What follows belongs to an exercise in optimizing a design on an open flow for small area, a short achievable clock period and few clock cycles; a production flow would make more cautious choices.
The RTL was checked by simulation tests, not by an equivalence proof against the original design.
Not every run is shown, and edits may drop behaviour that the tests do not exercise.
No activity file was given, so power comes from the tool's default toggle rates.

$ cat config.mk
export PLATFORM = sky130hd
export DESIGN_NAME = SCPU_TOP
export DESIGN_NICKNAME = SCPU_TOP
export VERILOG_FILES = /design/flow/design.v
export SDC_FILE = /design/flow/constraint.sdc
export NUM_CORES = 4
export LEC_CHECK = 0
export CAP_MARGIN = 20
export CORE_MARGIN = 2
export CORE_UTILIZATION = 50
export PLACE_DENSITY = 0.6
export SETUP_SLACK_MARGIN = 4
export SLEW_MARGIN = 20
$ cat constraint.sdc
create_clock -name core_clock -period 11.0 [get_ports {clk}]
set_input_delay 2.2000 -clock core_clock [delete_from_list [all_inputs] [get_ports {clk}]]
set_output_delay 2.2000 -clock core_clock [all_outputs]
set_load 0.01 [all_outputs]
$ cat design.v
`timescale 1ns / 1ps
module ctrl(
    input [31:0] instr,
    output wr,           
    output ld,           
    output st,           
    output sub,          
    output useb,         
    output zero,         
    output [1:0] sz,     
    output sx,           
    output p2            
);
wire [6:0] op = instr[6:0];
wire [2:0] f3 = instr[14:12];
wire [6:0] f7 = instr[31:25];
wire rtype = (op == 7'b0110011);
wire itype = (op == 7'b0010011);
wire ltype = (op == 7'b0000011);
wire stype = (op == 7'b0100011);
wire i_add  = rtype & (f3 == 3'b000) & (f7 == 7'b0000000);
wire i_sub  = rtype & (f3 == 3'b000) & (f7 == 7'b0100000);
wire i_addi = itype & (f3 == 3'b000);
assign wr   = (rtype | itype | ltype) & (instr[11:7] != 5'd0);
assign ld   = ltype;
assign st   = stype;
assign sub  = i_sub;
assign useb = rtype;
assign zero = (rtype & ~i_add & ~i_sub) | (itype & ~i_addi);
assign sx   = ~f3[2];
assign sz   = ltype ? (f3[1] ? 2'd2 : {1'b0, f3[0]})
                    : ((f3[2:1] != 2'b00) ? 2'd2 : {1'b0, f3[0]});
assign p2   = i_add | i_sub | stype;
endmodule
`timescale 1ns / 1ps
module EXT(
    input [31:0] instr,
    input st,
    output [11:0] imm
);
assign imm = st ? {instr[31:25], instr[11:7]} : instr[31:20];
endmodule
`timescale 1ns / 1ps
module RF(
    input clk,
    input rstn,
    input we,
    input [4:0] wa,
    input [31:0] wd,
    input [4:0] ra1,
    input [4:0] ra2,
    output [31:0] rd1,
    output [31:0] rd2
);
reg [31:1] vld;
reg [31:0] rf [1:31];
integer i;
always @(posedge clk or negedge rstn) begin
    if (!rstn) vld <= 31'd0;
    else begin
        for (i = 1; i < 32; i = i + 1)
            if (we && wa == i) vld[i] <= 1'b1;
    end
end
genvar g;
generate
    for (g = 1; g < 32; g = g + 1) begin : R
        always @(posedge clk)
            if (we && wa == g) rf[g] <= wd;
    end
endgenerate
reg [31:1] s1, s2;
always @(*) for (i = 1; i < 32; i = i + 1) begin
    s1[i] = (ra1 == i) & vld[i];
    s2[i] = (ra2 == i) & vld[i];
end
wire [991:0] flat;
generate for (g = 1; g < 32; g = g + 1) begin : F
    assign flat[32*(g-1) +: 32] = rf[g];
end endgenerate
wire [31:0] m1, m2;
rdmux P1(.sel(s1), .d(flat), .q(m1));
rdmux P2(.sel(s2), .d(flat), .q(m2));
assign rd1 = m1 | {27'd0, ra1 & {5{~|s1}}};
assign rd2 = m2 | {27'd0, ra2 & {5{~|s2}}};
endmodule
module rdmux(
    input [31:1] sel,
    input [991:0] d,
    output reg [31:0] q
);
integer i;
always @(*) begin
    q = 32'd0;
    for (i = 1; i < 32; i = i + 1)
        q = q | ({32{sel[i]}} & d[32*(i-1) +: 32]);
end
endmodule
`timescale 1ns / 1ps
module alu(
    input [31:0] a,
    input [31:0] b,
    input [11:0] imm,
    input useb,
    input sub,
    output [31:0] c
);
wire [31:0] op2 = useb ? b : {{20{imm[11]}}, imm};
assign c = a + (op2 ^ {32{sub}}) + {31'd0, sub};
endmodule
`timescale 1ns / 1ps
module dm(
    input clk,
    input rstn,
    input we,
    input sel,
    input [5:0] addr,
    input [4:0] daddr,
    input [31:0] din,
    input [1:0] sz,       
    input sx,
    output reg [31:0] dout,
    output [7:0] lane0
);
reg [7:0] mem [0:31];
reg [31:0] vld;
integer i;
wire [1:0] al = addr[1:0];
wire [31:0] rot = (al == 2'd0) ? din :
                  (al == 2'd1) ? {din[23:0], din[31:24]} :
                  (al == 2'd2) ? {din[15:0], din[31:16]} :
                                 {din[7:0],  din[31:8]};
reg [31:0] wen;
reg [6:0] off;
always @(*) begin
    for (i = 0; i < 32; i = i + 1) begin
        off = i[6:0] - {1'b0, addr};
        wen[i] = we && (off[6:2] == 5'd0) &&
                 ((off[1:0] == 2'd0) || (off[1:0] == 2'd1 && sz != 2'd0) || sz[1]);
    end
end
always @(posedge clk or negedge rstn) begin
    if (!rstn) vld <= 32'd0;
    else       vld <= vld | wen;
end
always @(posedge clk) begin
    for (i = 0; i < 32; i = i + 1)
        if (wen[i]) mem[i] <= rot[8*(i%4) +: 8];
end
wire [1:0] rl = sel ? al : daddr[1:0];
reg [7:0] bank [0:3];
reg [4:0] w;
integer k;
always @(*) begin
    for (k = 0; k < 4; k = k + 1) begin
        w = sel ? {1'b0, addr[5:2]} + ((k < al) ? 5'd1 : 5'd0) : {2'b0, daddr[4:2]};
        bank[k] = (w[4:3] == 2'd0 && vld[{w[2:0], k[1:0]}]) ? mem[{w[2:0], k[1:0]}] : 8'd0;
    end
end
wire [7:0] b0 = bank[rl];
wire [7:0] b1 = bank[rl + 2'd1];
wire [7:0] b2 = bank[rl + 2'd2];
wire [7:0] b3 = bank[rl + 2'd3];
assign lane0 = b0;
always @(*) begin
    case (sz)
        2'd0:    dout = {{24{sx & b0[7]}}, b0};
        2'd1:    dout = {{16{sx & b1[7]}}, b1, b0};
        default: dout = {b3, b2, b1, b0};
    endcase
end
endmodule
`timescale 1ns / 1ps
module SCPU_TOP(
    input clk,
    input rstn,
    input instr_valid,
    input [31:0] instr,
    output instr_ready,
    output busy,
    input [4:0] dbg_rf_addr,
    output [31:0] dbg_rf_data,
    input [4:0] dbg_dm_addr,
    output [7:0] dbg_dm_data
);
wire        d_wr, d_ld, d_st, d_sub, d_useb, d_zero, d_sx, d_p2;
wire [1:0]  d_sz;
wire [11:0] d_imm;
ctrl ctrl_c(
    .instr(instr),
    .wr(d_wr), .ld(d_ld), .st(d_st), .sub(d_sub), .useb(d_useb),
    .zero(d_zero), .sz(d_sz), .sx(d_sx), .p2(d_p2)
);
EXT ext_c(
    .instr(instr),
    .st(d_st),
    .imm(d_imm)
);
reg        v_q;       
reg        wen_q;     
reg        p2_q;      
reg        ld_q;      
reg        st_q;      
reg [4:0]  rd_q, rs2_q;
reg [11:0] imm_q;
reg [31:0] a_q;
reg [5:0]  ea_q;
reg        sub_q, useb_q, zero_q, sx_q;
reg [1:0]  sz_q;
wire [31:0] rd1;
wire [31:0] result;
wire        fwd1 = wen_q & (rd_q == instr[19:15]);
wire [31:0] a_d  = fwd1 ? result : rd1;
always @(posedge clk or negedge rstn) begin
    if (!rstn) begin
        v_q   <= 1'b0;
        wen_q <= 1'b0;
        p2_q  <= 1'b0;
        ld_q  <= 1'b0;
        st_q  <= 1'b0;
    end else begin
        v_q   <= instr_valid;
        wen_q <= instr_valid & d_wr;
        p2_q  <= instr_valid & d_p2;
        ld_q  <= instr_valid & d_ld;
        st_q  <= instr_valid & d_st;
    end
end
always @(posedge clk) begin
    rd_q   <= instr[11:7];
    rs2_q  <= instr[24:20];
    imm_q  <= d_imm;
    a_q    <= a_d;
    ea_q   <= a_d[5:0] + d_imm[5:0];
    sub_q  <= d_sub;
    useb_q <= d_useb;
    zero_q <= d_zero;
    sx_q   <= d_sx;
    sz_q   <= d_sz;
end
assign instr_ready = 1'b1;
assign busy = p2_q | ld_q | st_q | (wen_q & (rd_q == dbg_rf_addr));
wire [31:0] b;
RF U_RF(
    .clk(clk),
    .rstn(rstn),
    .we(wen_q),
    .wa(rd_q),
    .wd(result),
    .ra1(instr[19:15]),
    .ra2(p2_q ? rs2_q : dbg_rf_addr),
    .rd1(rd1),
    .rd2(b)
);
assign dbg_rf_data = b;
wire [31:0] sum;
alu U_alu(
    .a(a_q),
    .b(b),
    .imm(imm_q),
    .useb(useb_q),
    .sub(sub_q),
    .c(sum)
);
wire [31:0] ldv;
dm U_DM(
    .clk(clk),
    .rstn(rstn),
    .we(st_q),
    .sel(ld_q),
    .addr(ea_q),
    .daddr(dbg_dm_addr),
    .din(b),
    .sz(sz_q),
    .sx(sx_q),
    .dout(ldv),
    .lane0(dbg_dm_data)
);
assign result = ld_q ? ldv : (zero_q ? 32'd0 : sum);
endmodule
$ cat run.sh
#!/bin/bash
# synth_recipe.tcl (not shown) runs the flow's synth.tcl, then flattens the netlist and writes it again
# the make line also repeats each setting of config.mk as NAME=value (left out here)
make -C /OpenROAD-flow-scripts/flow DESIGN_CONFIG=/design/flow/config.mk WORK_HOME=/design/flow/orfs CLKGATE_MAP_FILE= SYNTH_SCRIPT=/design/flow/synth_recipe.tcl finish
**Run 1: routed metal, one color a layer**

(1 px per µm)
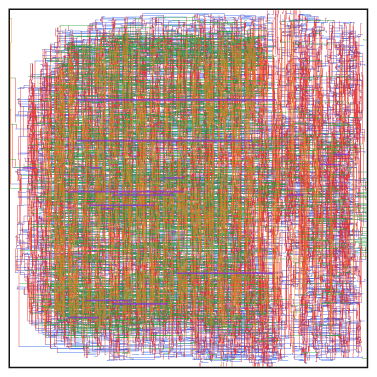
color	layer	wire length
red	metal 2	123 mm
orange	metal 4	33.8 mm
green	metal 3	56.1 mm
blue	metal 1	99.1 mm
purple	metal 5	930 µm
GR Util All Layers: 47.9%
DRT Wirelength: 313000 µm

**Run 1: cell classes on the final placement**

(1.5 px per µm) Fill, decap, tap and diode cells in gray.
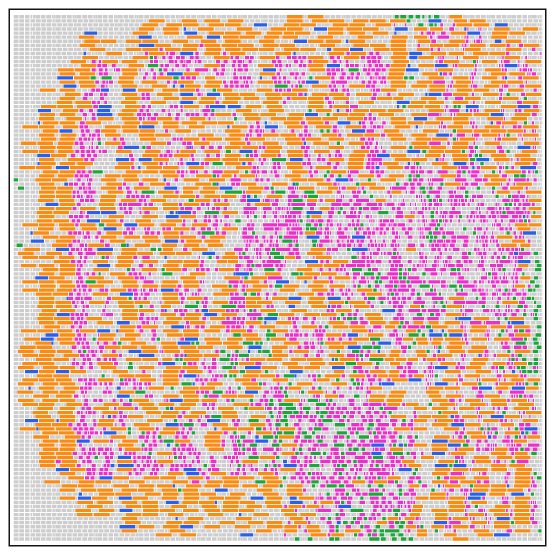
color	class	cells	share of their area
blue	clock drivers and dummy loads	268	6.7%
magenta	combinational and other logic	2905	31%
orange	flops	1381	55%
green	other buffers and delay cells	549	7.5%
final design utilization: 61.4%
# rows: 129

==> flow_summary.ini, run 1 <==
[synth]
synth_edf_count = 1248
synthXorXnorAreaFrac_pct = 0.999
synth_most_common_cell = edfxtp_1
synthSimpleGateAreaFrac_pct = 9.69
syn-instance-count = 4635
ys_seq_area_share_pct = 65.1
synth_top_family_by_area = compound AO/OA/AOI/OAI gates
synth_top_cell_area_share_pct = 60.2
muxShareOfSynthArea_pct = 2.81
ys_types = 95
async_reset_ff_share_pct = 4.85

[cells_and_area]
largest_class = flip-flops and latches
signal_buffers = 549
design.seq.count = 1381
mostFrequentLayoutCell = edfxtp_1
multi_input_gates = 2859
final_cell_mix = 1248 x edfxtp_1, 428 x a22oi_1, 337 x buf_4, 280 x nand2_1, 188 x a22o_1
clkCellAreaFrac_pct = 6.47
nonClockInverterCount = 46
multi_input_area_share_pct = 30.0
seqCellArea_um2 = 40500
fillers = 9426

[sta]
hold_ws_ns = 0.464
rsz0062_at_grt = true
slew_headroom_pct = -55.5
finClkSkew_ns = 0.0548
drv_slew = 11
fmax_ghz = 0.135

[setup_path]
crit_path_end = U_RF.rf[26][27]
ff2ff_path_depth = 21
reg2reg_from = p2_q
cp_slowest_cell = o31ai_1
critPathArrivalTime_ns = 8.05
worstSetupPathDepth = 22
max_stage_delay_ns = 1.79
critPathCaptureType = register

[clocking]
postCtsResizedCells = 428
postCtsSetupBuffers = 186
cts.sinks = 1381
cts_hold_buffers = 0

[min_path]
hold_depth = 1
hp-class = reg -> reg

[floorplanning]
num_tap_cells = 1637
fp.dieArea_um2 = 127000

[power]
pwr-share-comb_pct = 7.4
pwr-share-clk_pct = 43.5
p_seq_share_pct = 49.0
swShare_pct = 23.6
report.power.total_uw = 11900
power_density_nw_per_um2 = 156

[placed_design]
dpl-instance-area_um2 = 66300
dp_hpwl_um = 175000
portBuffers = 85
place.gp.congestion = 1.03

[job]
timing.max_cap.violations = 3

[routing]
vias = 55100
via_per_inst = 8.14
firstDrtPassIters = 17

[global_routing]
grt_start_max_net_pins = 61
antenna_found_initial = 22

[outcome]
so_faults = max-capacitance violations, max-slew violations
outcome = failed layout checks
Testbench counts for the RTL of run 1, summed over its fixed seeds: cycles 16,007.
**Run 1: power grid**

(1.5 px per µm) Pins as bars on the die edge.
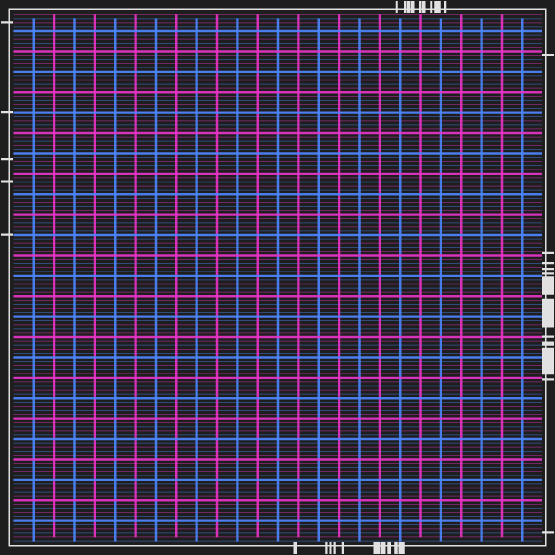
color	net
magenta	VDD
blue	VSS
met4 straps	25
met1 rails	130
signal pins	87
rows	129
Die H: 357 µm
Die X: 357 µm
Peak VDD IR: 0.176 mV

-- run 1: power groups by stage --
stage | logic [µW] | clock network [µW] | registers [µW]
2_1_floorplan | 422 | 0 | 5910
3_3_place_gp | 697 | 0 | 5920
3_5_place_dp | 702 | 0 | 5920
4_1_cts | 784 | 5130 | 5810
5_1_grt | 906 | 5340 | 5810
6_report | 882 | 5160 | 5810
-- run 1: per-layer routing --
layer  track usage [%]  up-vias  part of all wire (%)
li1                  -    19900                     -
met1              56.6    26500                    32
met2              65.7     6485                    39
met3              24.2     2166                    18
met4              36.8       32                    11
met5              3.44        -                  0.30
-- run 1: sequential cells by signal, indices dropped and copies added, names as in the netlist --
register and flops:
a_q 32, imm_q 12, useb_q 1, U_DM.mem 256, zero_q 1, sz_q 2, ea_q 6, U_DM.vld 32
rd_q 5, p2_q 1, wen_q 1, st_q 1, sx_q 1, U_RF.rf 992, ld_q 1, rs2_q 5
U_RF.vld 31, sub_q 1
**Run 1: the routed nets**

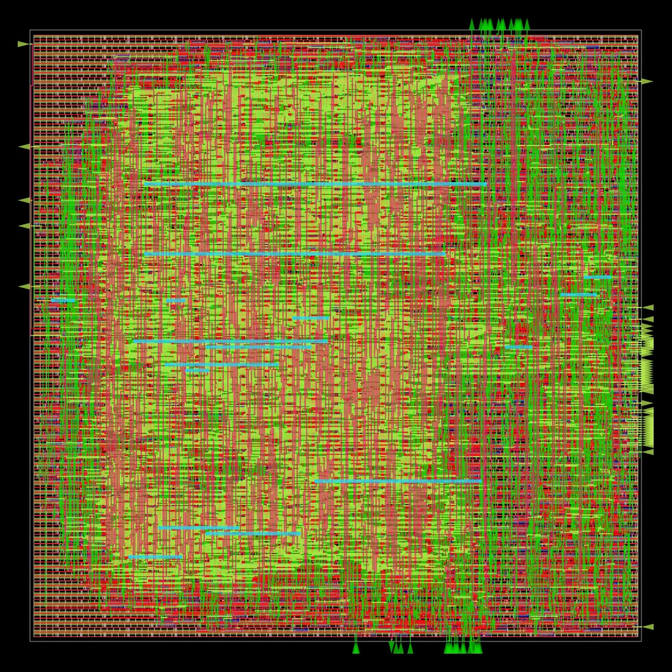

==> inputs of run 2 (changes only) <==
--- a/design.v
+++ b/design.v
@@ -117,2 +117,3 @@
     input [5:0] addr,
+    input [14:0] wi,
     input [4:0] daddr,
@@ -155,3 +156,3 @@
     for (k = 0; k < 4; k = k + 1) begin
-        w = sel ? {1'b0, addr[5:2]} + ((k < al) ? 5'd1 : 5'd0) : {2'b0, daddr[4:2]};
+        w = sel ? ((k == 3) ? {1'b0, addr[5:2]} : wi[5*k +: 5]) : {2'b0, daddr[4:2]};
         bank[k] = (w[4:3] == 2'd0 && vld[{w[2:0], k[1:0]}]) ? mem[{w[2:0], k[1:0]}] : 8'd0;
@@ -207,2 +208,3 @@
 reg [5:0]  ea_q;
+reg [14:0] wi_q;      
 reg        sub_q, useb_q, zero_q, sx_q;
@@ -213,2 +215,3 @@
 wire [31:0] a_d  = fwd1 ? result : rd1;
+wire [5:0]  ea_d = a_d[5:0] + d_imm[5:0];
 always @(posedge clk or negedge rstn) begin
@@ -233,3 +236,6 @@
     a_q    <= a_d;
-    ea_q   <= a_d[5:0] + d_imm[5:0];
+    ea_q   <= ea_d;
+    wi_q   <= {{1'b0, ea_d[5:2]} + {4'd0, ea_d[1:0] > 2'd2},
+               {1'b0, ea_d[5:2]} + {4'd0, ea_d[1:0] > 2'd1},
+               {1'b0, ea_d[5:2]} + {4'd0, ea_d[1:0] > 2'd0}};
     sub_q  <= d_sub;
@@ -271,2 +277,3 @@
     .addr(ea_q),
+    .wi(wi_q),
     .daddr(dbg_dm_addr),
==> flow/run.sh (new file) <==
#!/bin/bash
# Layout flow: the standard ORFS flow (standard.sh), with three ORFS
# variables set through the environment:
#   CTS_ARGS          clock tree without dummy loads, sink clusters of 24
#   BUFFER_PORTS_ARGS port buffers are buf_4 cells
#   SKIP_GATE_CLONING timing repair does not clone gates (after global route
#                     the clones were left driving nets over the max slew)
# The make output goes to flow_make.log; ORFS's own step logs are under orfs/logs.
set -euo pipefail
export CTS_ARGS="-sink_clustering_enable -repair_clock_nets -sink_clustering_size 24 -sink_clustering_max_diameter 60 -dont_use_dummy_load"
export BUFFER_PORTS_ARGS="-buffer_cell sky130_fd_sc_hd__buf_4"
export SKIP_GATE_CLONING=1
bash standard.sh finish > flow_make.log 2>&1
==> standard.sh (new file) <==
#!/bin/bash
# synth_recipe.tcl (not shown) runs the flow's synth.tcl, then flattens the netlist and writes it again
# the make line also repeats each setting of config.mk as NAME=value (left out here)
make -C /OpenROAD-flow-scripts/flow DESIGN_CONFIG=/design/flow/config.mk WORK_HOME=/design/flow/orfs CLKGATE_MAP_FILE= SYNTH_SCRIPT=/design/flow/synth_recipe.tcl "${@:-finish}"
--- a/config.mk
+++ b/config.mk
@@ -9,4 +9,4 @@
 export CORE_MARGIN = 2
-export CORE_UTILIZATION = 50
-export PLACE_DENSITY = 0.6
+export CORE_UTILIZATION = 65
+export PLACE_DENSITY = 0.75
 export SETUP_SLACK_MARGIN = 4
removed: run.sh
**Run 2: the routed nets**

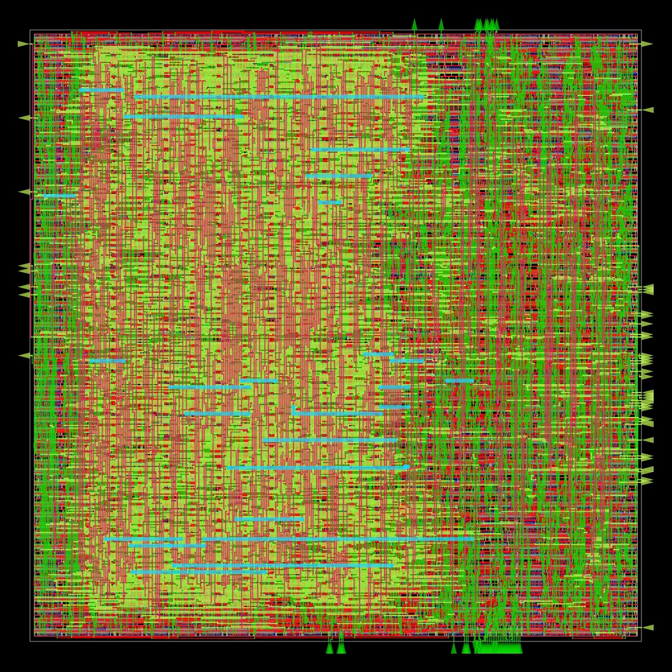
Max Used Layer: met5
DRT Wirelength: 281000 µm
met3 WL: 53700 µm

**Run 2: power grid**

(1.5 px per µm) Pins as bars on the die edge.
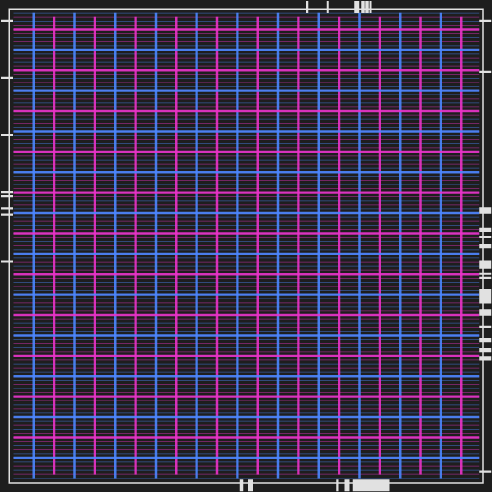
color	net
blue	VSS
magenta	VDD
rows	114
met4 straps	22
Die X: 315 µm
Core Region: 96300 µm²
Peak VDD IR: 0.177 mV
Die H: 315 µm

**Run 2: clock wires, drivers and flops**

(2 px per µm)
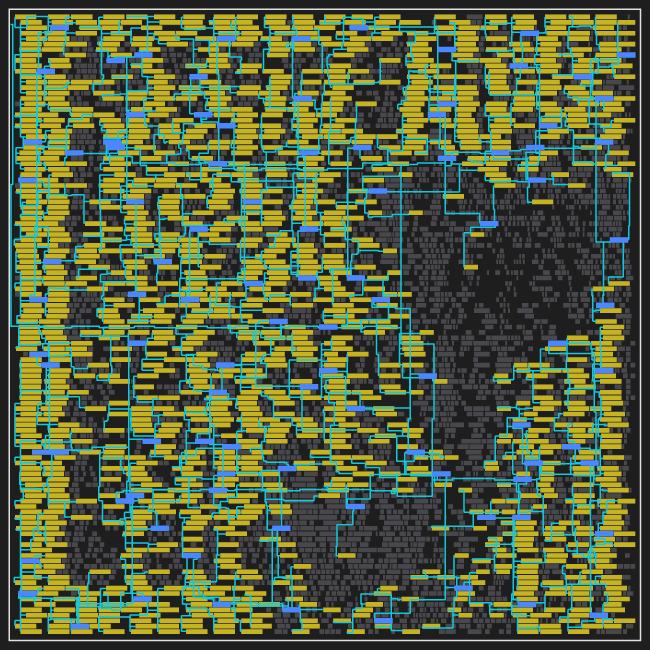
[cyan] clock wires | length: 14000 µm
[yellow] flip-flops | count: 1396
[blue] clock drivers | count: 98
routed clock nets	99
clk pwr: 3280 µW
Worst-Skew Late Latency: 0.77 ns
clock group share of total power: 32.8%
Setup Skew: 0.120 ns

**Run 2: routed metal, one color a layer**

(1 px per µm)
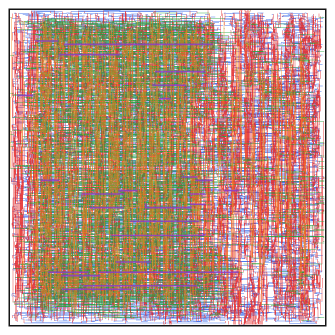
color	layer	wire length
orange	metal 4	31.6 mm
blue	metal 1	83.6 mm
green	metal 3	53.7 mm
red	metal 2	111 mm
purple	metal 5	1150 µm
Routed wire per std cell: 46.0 µm
GR Util All Layers: 55.3%
DR vias: 53600

==> run 2 against run 1 <==
- now clean on timing, DRC and antenna
- critical endpoint is now U_RF.rf[21][23]
- wire length decreased by 10%
- final cell count is 9.8% lower
- largest cell class unchanged
- worst setup slack better by 0.32 ns
- critical path depth up 3
- non-clock buffer count shrank 128
- utilization grew 13 points
- combinational power down 7.7%
- worst hold slack better by 0.0029 ns
- synthesized area increased by 0.98%
- clock power fell by 36%
- maximum frequency increased by 4.5%
- critical path type unchanged
- largest power group unchanged
- first-iteration DRC count increased by 8.8%
==> flow_summary.ini, run 2 <==
[cells_and_area]
largest_register_ff_count = 992
fin_area_um2 = 71300
nets = 4918
fin_cells = 6105
biggestRegsByFlops = U_RF.rf x992, U_DM.mem x256
mostFrequentLayoutCell = edfxtp_1
fillers = 6098
final_cell_mix = 1248 x edfxtp_1, 346 x a22oi_1, 337 x buf_4, 240 x a221oi_1, 236 x nand2_1
seqCellArea_um2 = 40800
largest-register = U_RF.rf
fin_util_pct = 74.1
area_growth_syn_to_layout_pct = 13.5

[routing]
post-route-drc-count = 0
firstDrtPassIters = 17
via_per_inst = 8.79

[setup_path]
startpoint = dbg_rf_addr[0]
cp_slowest_cell = or3_1
worstSetupPathDepth = 25
critPathArrivalTime_ns = 7.62
crit_family = compound AO/OA/AOI/OAI gates
critPathCaptureType = register
crit_path_end = U_RF.rf[21][23]
reg2reg_from = p2_q
critical_path_required_ns = 11.51
start_kind = input port
reg2reg_to = U_RF.rf[2][30]
critical_path_class = in -> reg
max_stage_delay_ns = 0.45
ff2ff_path_depth = 27
worstPathMaxFanout = 31

[clocking]
cts_hold_buffers = 0
cts_tree = done
cts.sinks = 1396
htreeDepth = 3
cts-buffers-inserted = 98
clkTransAtPathRegs_ns = 0.08
clockBufferDepth = 3

[power]
internal_power_uw = 7690
report.power.total_uw = 10000
p_leak_uw = 0.0247
power_density_nw_per_um2 = 140
p_seq_share_pct = 59.1
pwr-share-comb_pct = 8.1
power.switching_uw = 2330
swShare_pct = 23.2

[synth]
yosysWarnings = 7
synth_edf_count = 1248
synthXorXnorAreaFrac_pct = 1.29
syn_nets = 4750
synth_top_family_by_area = compound AO/OA/AOI/OAI gates
synth_most_common_cell = edfxtp_1
avgSynthCellArea_um2 = 13.5
yosys.area.top_type = edfxtp_1
muxShareOfSynthArea_pct = 2.83
synth_top_cell_area_share_pct = 59.7
synthSimpleGateAreaFrac_pct = 9.01
ys_seq_area_share_pct = 64.9
yosys-top-cells-area = edfxtp_1 60%, a22oi_1 4.2%, a221oi_1 3.5%, a22o_1 3.2%, dfrtp_1 2.7%
ys_types = 109
async_reset_ff_share_pct = 4.80
synth-compound-area-share_pct = 18.2
syn-instance-count = 4651
synth_adder_area_share_pct = 1.10

[outcome]
outcome = finished clean

[global_routing]
grt_pass1_wl_um = 377000
antenna_found_initial = 15
busiest_layer = met2
grtUsageMet3_pct = 29.3
grt_use_met2_pct = 76.3
grt_start_max_net_pins = 69
use_met1_pct = 64.7

[floorplanning]
fp-row-count = 114
initial_core_util_pct = 65.3
fp.dieArea_um2 = 99200
ioPinCount = 87

[min_path]
whs_endpoint = U_DM.vld[15]
hp-class = reg -> reg
hold_depth = 1
holdCritStartpoint = U_DM.vld[15]

[sta]
final.period_utilization_pct = 64.7
setup_ws_ns = 3.89
finalCriticalPeriod_ns = 7.11
slew_headroom_pct = 7.19
fmax_ghz = 0.141
rsz0062_at_grt = true
worst_slew_pin_slew_ns = 1.38
drv_slew = 0
final_hold_viol_count = 0
hold_ws_ns = 0.467

[placed_design]
place.gp.congestion = 1.06
dpl-instance-area_um2 = 66000
dp.cells = 5841
portBuffers = 85
dp_hpwl_um = 157000

[job]
timing.max_cap.violations = 0
Testbench counts for the RTL of run 2, summed over its fixed seeds: cycles 16,007.
run 2: cell count changes after synthesis, moves of 9 or more:
cell      change
nor2_1       -42
buf_1        -10
a221oi_1     +56
clkbuf_1     -11
a21oi_1      +23
a22oi_1      -82
nor4_1        -9
a22o_1       +42
nand2_1      -41
dfxtp_1      +15
inv_1        +33
xnor2_1      +14
o21ai_0      +40
run 2: routing by layer:
| metal | part of all wire [%] | routed length [µm] |
|---|---|---|
| met5 | 0.41 | 1150 |
| met3 | 19 | 53700 |
| met1 | 30 | 83600 |
| met4 | 11 | 31600 |
| met2 | 39 | 111000 |
run 2: area by class of cell:
cell class,instances,area share [%]
sequential,1396,57.2
clock buffer,98,3.44
antenna,12,0.0421
multi-input combinational,2823,31.1
tap,1276,2.24
timing repair buffer,421,5.55
inverter,79,0.416
run 2: what timing repair did:
action,in CTS,in global routing
setup buffers,93,60
gates resized for setup,189,103
pin swaps,50,57
endpoints found under the setup margin,880,613
run 2: power by group through the flow:
stage	combinational, µW	clock [µW]	sequential (µW)
final	814	3280	5920
after global routing	846	3400	5920
after CTS	750	3230	5920
after detailed placement	693	0	6040
after global placement	684	0	6040
after floorplan	439	0	6010
**Run 2: cell classes on the final placement**

(2 px per µm) Fill, decap, tap and diode cells in gray.
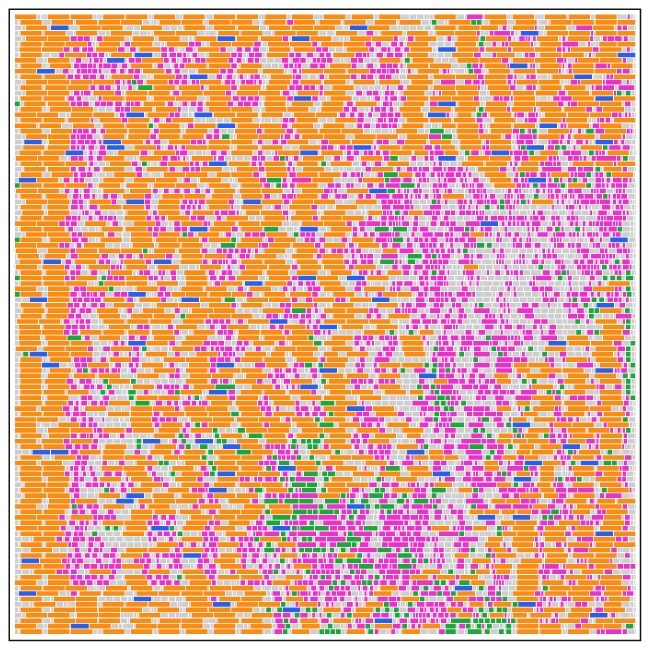

==> inputs of run 3 (changes only) <==
--- a/design.v
+++ b/design.v
@@ -133,10 +133,10 @@
                                  {din[7:0],  din[31:8]};
-reg [31:0] wen;
-reg [6:0] off;
-always @(*) begin
-    for (i = 0; i < 32; i = i + 1) begin
-        off = i[6:0] - {1'b0, addr};
-        wen[i] = we && (off[6:2] == 5'd0) &&
-                 ((off[1:0] == 2'd0) || (off[1:0] == 2'd1 && sz != 2'd0) || sz[1]);
-    end
+wire [31:0] ad = (32'd1 << addr[4:0]) & {32{~addr[5] & we}};
+wire        h  = (sz != 2'd0);    
+wire        wd = sz[1];           
+reg  [31:0] wen;
+always @(*) begin
+    for (i = 0; i < 32; i = i + 1)
+        wen[i] = ad[i] | (i >= 1 && h && ad[(i + 31) % 32]) |
+                 (i >= 2 && wd && ad[(i + 30) % 32]) | (i >= 3 && wd && ad[(i + 29) % 32]);
 end
@@ -153,3 +153,4 @@
 reg [4:0] w;
-integer k;
+reg [7:0] ws;
+integer k, m;
 always @(*) begin
@@ -157,9 +158,20 @@
         w = sel ? ((k == 3) ? {1'b0, addr[5:2]} : wi[5*k +: 5]) : {2'b0, daddr[4:2]};
-        bank[k] = (w[4:3] == 2'd0 && vld[{w[2:0], k[1:0]}]) ? mem[{w[2:0], k[1:0]}] : 8'd0;
-    end
-end
-wire [7:0] b0 = bank[rl];
-wire [7:0] b1 = bank[rl + 2'd1];
-wire [7:0] b2 = bank[rl + 2'd2];
-wire [7:0] b3 = bank[rl + 2'd3];
+        for (m = 0; m < 8; m = m + 1)
+            ws[m] = (w == m) && vld[4*m + k];
+        bank[k] = 8'd0;
+        for (m = 0; m < 8; m = m + 1)
+            bank[k] = bank[k] | ({8{ws[m]}} & mem[4*m + k]);
+    end
+end
+wire [3:0] roh = 4'd1 << rl;
+reg [7:0] b0, b1, b2, b3;
+always @(*) begin
+    b0 = 8'd0; b1 = 8'd0; b2 = 8'd0; b3 = 8'd0;
+    for (k = 0; k < 4; k = k + 1) begin
+        b0 = b0 | ({8{roh[k]}} & bank[k]);
+        b1 = b1 | ({8{roh[k]}} & bank[(k + 1) % 4]);
+        b2 = b2 | ({8{roh[k]}} & bank[(k + 2) % 4]);
+        b3 = b3 | ({8{roh[k]}} & bank[(k + 3) % 4]);
+    end
+end
 assign lane0 = b0;
--- a/config.mk
+++ b/config.mk
@@ -9,4 +9,4 @@
 export CORE_MARGIN = 2
-export CORE_UTILIZATION = 65
-export PLACE_DENSITY = 0.75
+export CORE_UTILIZATION = 55
+export PLACE_DENSITY = 0.65
 export SETUP_SLACK_MARGIN = 4
**Run 3: cell classes on the final placement**

(1.5 px per µm) Fill, decap, tap and diode cells in gray.
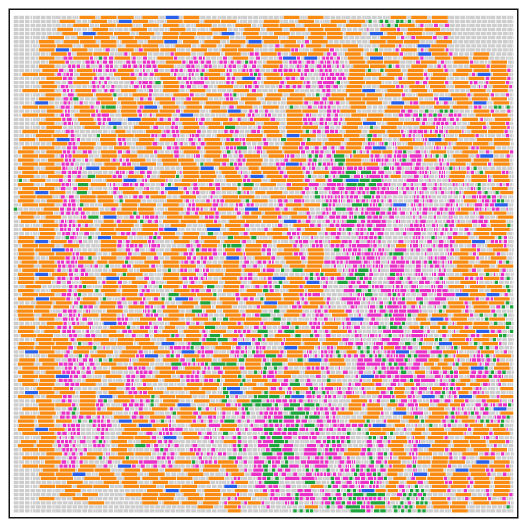
color	class	cells	share of their area
orange	flops	1396	59%
blue	clock drivers	101	3.6%
green	other buffers and delay cells	496	7.1%
magenta	combinational and other logic	2686	30%
post-layout instance area: 71200 µm²
# rows: 122
Seq/total area: 57.3%
final design utilization: 64.3%
Core Region: 111000 µm²

**Run 3: the routed nets**

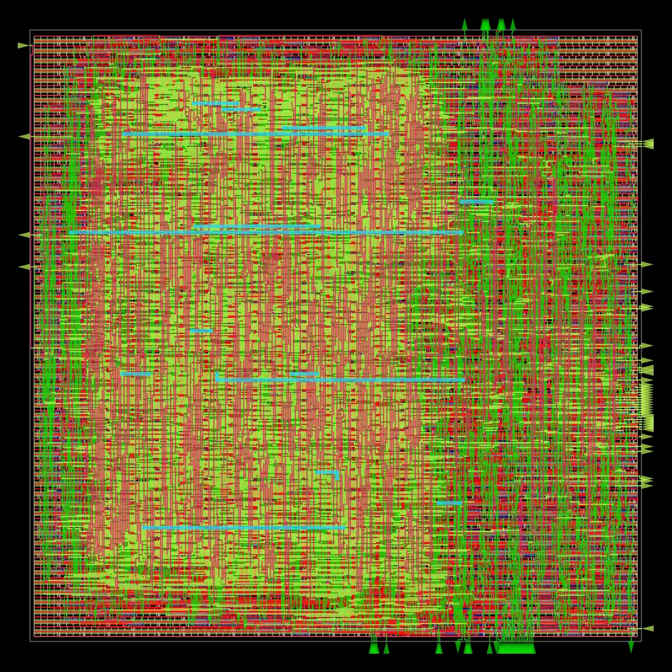
DR vias: 52000
DRT Wirelength: 296000 µm
GR Util All Layers: 50.2%

==> run 3 against run 2 <==
- still clean on timing, DRC and antenna
- final cell count grew 1.3%
- sequential power barely moved
- design area fell by 0.22%
- utilization is 9.8 points lower
- wire length increased by 5.3%
- first-iteration DRC count decreased by 9.4%
- critical path depth fell by 3
- critical path type unchanged
==> flow_summary.ini, run 3 <==
[outcome]
outcome = finished clean

[synth]
synthXorXnorAreaFrac_pct = 1.04
synth_most_common_cell = edfxtp_1
avgSynthCellArea_um2 = 13.9
synth_top_cell_area_share_pct = 61.1
synth_top_family_by_area = compound AO/OA/AOI/OAI gates
async_reset_ff_share_pct = 4.80
yosys.area.top_type = edfxtp_1
synth-compound-area-share_pct = 18.2
synth_edf_count = 1248
synthSimpleGateAreaFrac_pct = 8.60
syn-instance-count = 4415
ys_seq_area_share_pct = 66.4
ys_types = 89
syn_nets = 4504
muxShareOfSynthArea_pct = 2.09
synth_adder_area_share_pct = 0.921
yosysWarnings = 7

[power]
largestPowerGroup = registers
swShare_pct = 22.5
pwr-share-clk_pct = 33.9
report.power.total_uw = 9910
pwr-share-comb_pct = 6.6
p_comb_uw = 654
p_clk_uw = 3360
internal_power_uw = 7680
p_leak_uw = 0.0246
p_seq_uw = 5900
power.switching_uw = 2230

[sta]
slew_headroom_pct = 6.69
final_hold_viol_count = 0
hold_ws_ns = 0.453
drv_slew = 0
finalCriticalPeriod_ns = 7.23
worst_slew_pin_slew_ns = 1.39
finClkSkew_ns = 0.0863
setup_ws_ns = 3.77
final.period_utilization_pct = 65.7
rsz0062_at_grt = true
fmax_ghz = 0.138

[placed_design]
dp.cells = 5828
dp_hpwl_um = 158000
dpl-instance-area_um2 = 64700
place.gp.congestion = 1.02
portBuffers = 85

[routing]
met3_length_um = 56300
top_layer = met5
wl_met1_um = 91100
wl_met2_um = 115000
firstDrtPassIters = 16
post-route-drc-count = 0

[clocking]
clkLatencyLatePin_ns = 0.76
postCtsSetupBuffers = 129
cts_hold_buffers = 0
clkTransAtPathRegs_ns = 0.08
htreeDepth = 3
cts-buffers-inserted = 101

[floorplanning]
initial_core_util_pct = 55.5
ioPinCount = 87
fp.dieArea_um2 = 114000

[global_routing]
grt_start_max_net_pins = 68
busiest_layer = met2

[min_path]
whs_endpoint = U_DM.vld[17]
hold_depth = 2

[setup_path]
reg2reg_to = U_RF.rf[20][19]
critical_path_class = in -> reg
max_stage_delay_ns = 0.56
crit_family = compound AO/OA/AOI/OAI gates
cp_slowest_cell = or4_4
reg2reg_from = p2_q
critPathCaptureType = register
critPathArrivalTime_ns = 7.82
start_kind = input port

[cells_and_area]
area_growth_syn_to_layout_pct = 15.9
largest-register = U_RF.rf
mostFrequentLayoutCell = edfxtp_1
biggestRegsByFlops = U_RF.rf x992, U_DM.mem x256
final_cell_mix = 1248 x edfxtp_1, 506 x a22oi_1, 371 x buf_4, 210 x a221oi_1, 193 x a22o_1
largest_register_ff_count = 992
fin_cells = 6185
fillers = 8075
Testbench counts for the RTL of run 3, summed over its fixed seeds: cycles 16,007.
**Run 3: routed metal, one color a layer**

(1 px per µm)
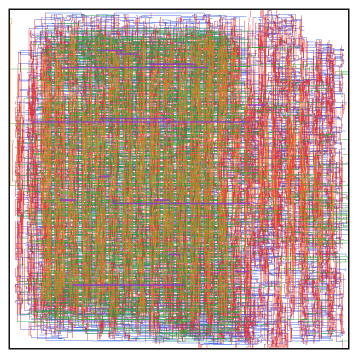
color	layer	wire length
green	metal 3	56.3 mm
purple	metal 5	849 µm
blue	metal 1	91.1 mm
red	metal 2	115 mm
orange	metal 4	31.8 mm
Routed wire per std cell: 47.8 µm

**Run 3: power grid**

(1.5 px per µm) Pins as bars on the die edge.
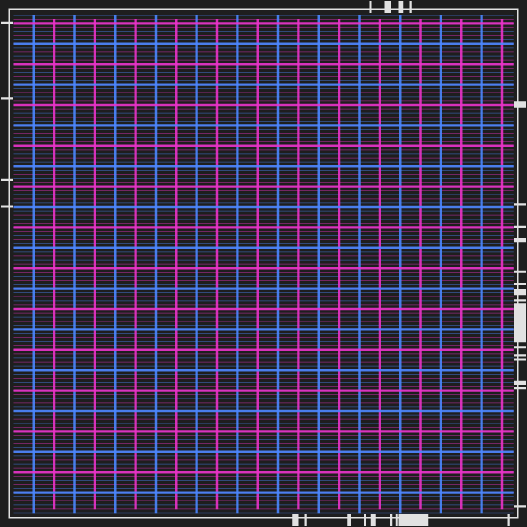
color	net
magenta	VDD
blue	VSS
rows	122
signal pins	87
met5 straps	24
met1 rails	123
Die H: 338 µm
Peak VDD IR: 0.135 mV
Die X: 338 µm

[run 3: final cells by class]
| cell class | count | area [µm²] | area share, % |
|---|---|---|---|
| sequential | 1396 | 40800 | 57.3 |
| antenna | 18 | 45.0 | 0.0633 |
| multi-input combinational | 2589 | 20700 | 29.0 |
| tap | 1488 | 1860 | 2.62 |
| timing repair buffer | 496 | 4920 | 6.92 |
| inverter | 97 | 365 | 0.513 |
| clock buffer | 101 | 2530 | 3.55 |
[run 3: how the worst max path moves through the flow]
| stage | slack (ns) | cells after the start | start | to |
|---|---|---|---|---|
| 6_report | 3.77 | 22 | dbg_rf_addr[1] | U_RF.rf[20][19] |
| 4_1_cts | 3.96 | 24 | dbg_rf_addr[4] | U_RF.rf[23][26] |
| 3_5_place_dp | 1.58 | 27 | dbg_rf_addr[3] | wi_q[13] |
| 5_1_grt | 3.80 | 25 | dbg_rf_addr[1] | U_RF.rf[14][24] |
| 3_3_place_gp | 1.75 | 26 | dbg_rf_addr[3] | wi_q[13] |
| 2_1_floorplan | 3.43 | 27 | dbg_rf_addr[2] | U_RF.rf[10][25] |
[run 3: tightest hold or removal path: stages (launching register included)]
cell,delay [ns]
dfrtp_1,0.32
inv_1,0.05
nand2b_1,0.06

## static timing again, ports no longer ideal
The flow's constraints put no driver on any port. The routed layouts listed below were extracted and timed again, unchanged, in two steps.
Step 1 (the two cells are an assumption about what drives the block):
set clk [get_ports {clk}]
set_driving_cell -lib_cell sky130_fd_sc_hd__clkbuf_16 $clk
set_driving_cell -lib_cell sky130_fd_sc_hd__buf_2 [delete_from_list [all_inputs] $clk]
Step 2 times the ports against the registers' clock, not the clock port: input delays grow and output delays shrink by t, the midpoint of the rising clock arrivals with the driver on.
Three values: ideal ports, drivers, drivers and shift; two values: the first two.
run | t, ns | setup WS [ns] | latest minus earliest clock arrival (ns)
run 1 | 0.889 | 3.567 / 3.560 / 2.671 | 0.054 / 0.055
run 2 | 0.782 | 3.888 / 3.889 / 3.146 | 0.120 / 0.120
run 3 | 0.800 | 3.771 / 3.752 / 2.989 | 0.086 / 0.087
The setup slack of run 1, which loses most, moves by -0.007 ns with the drivers and by -0.896 ns with both steps.
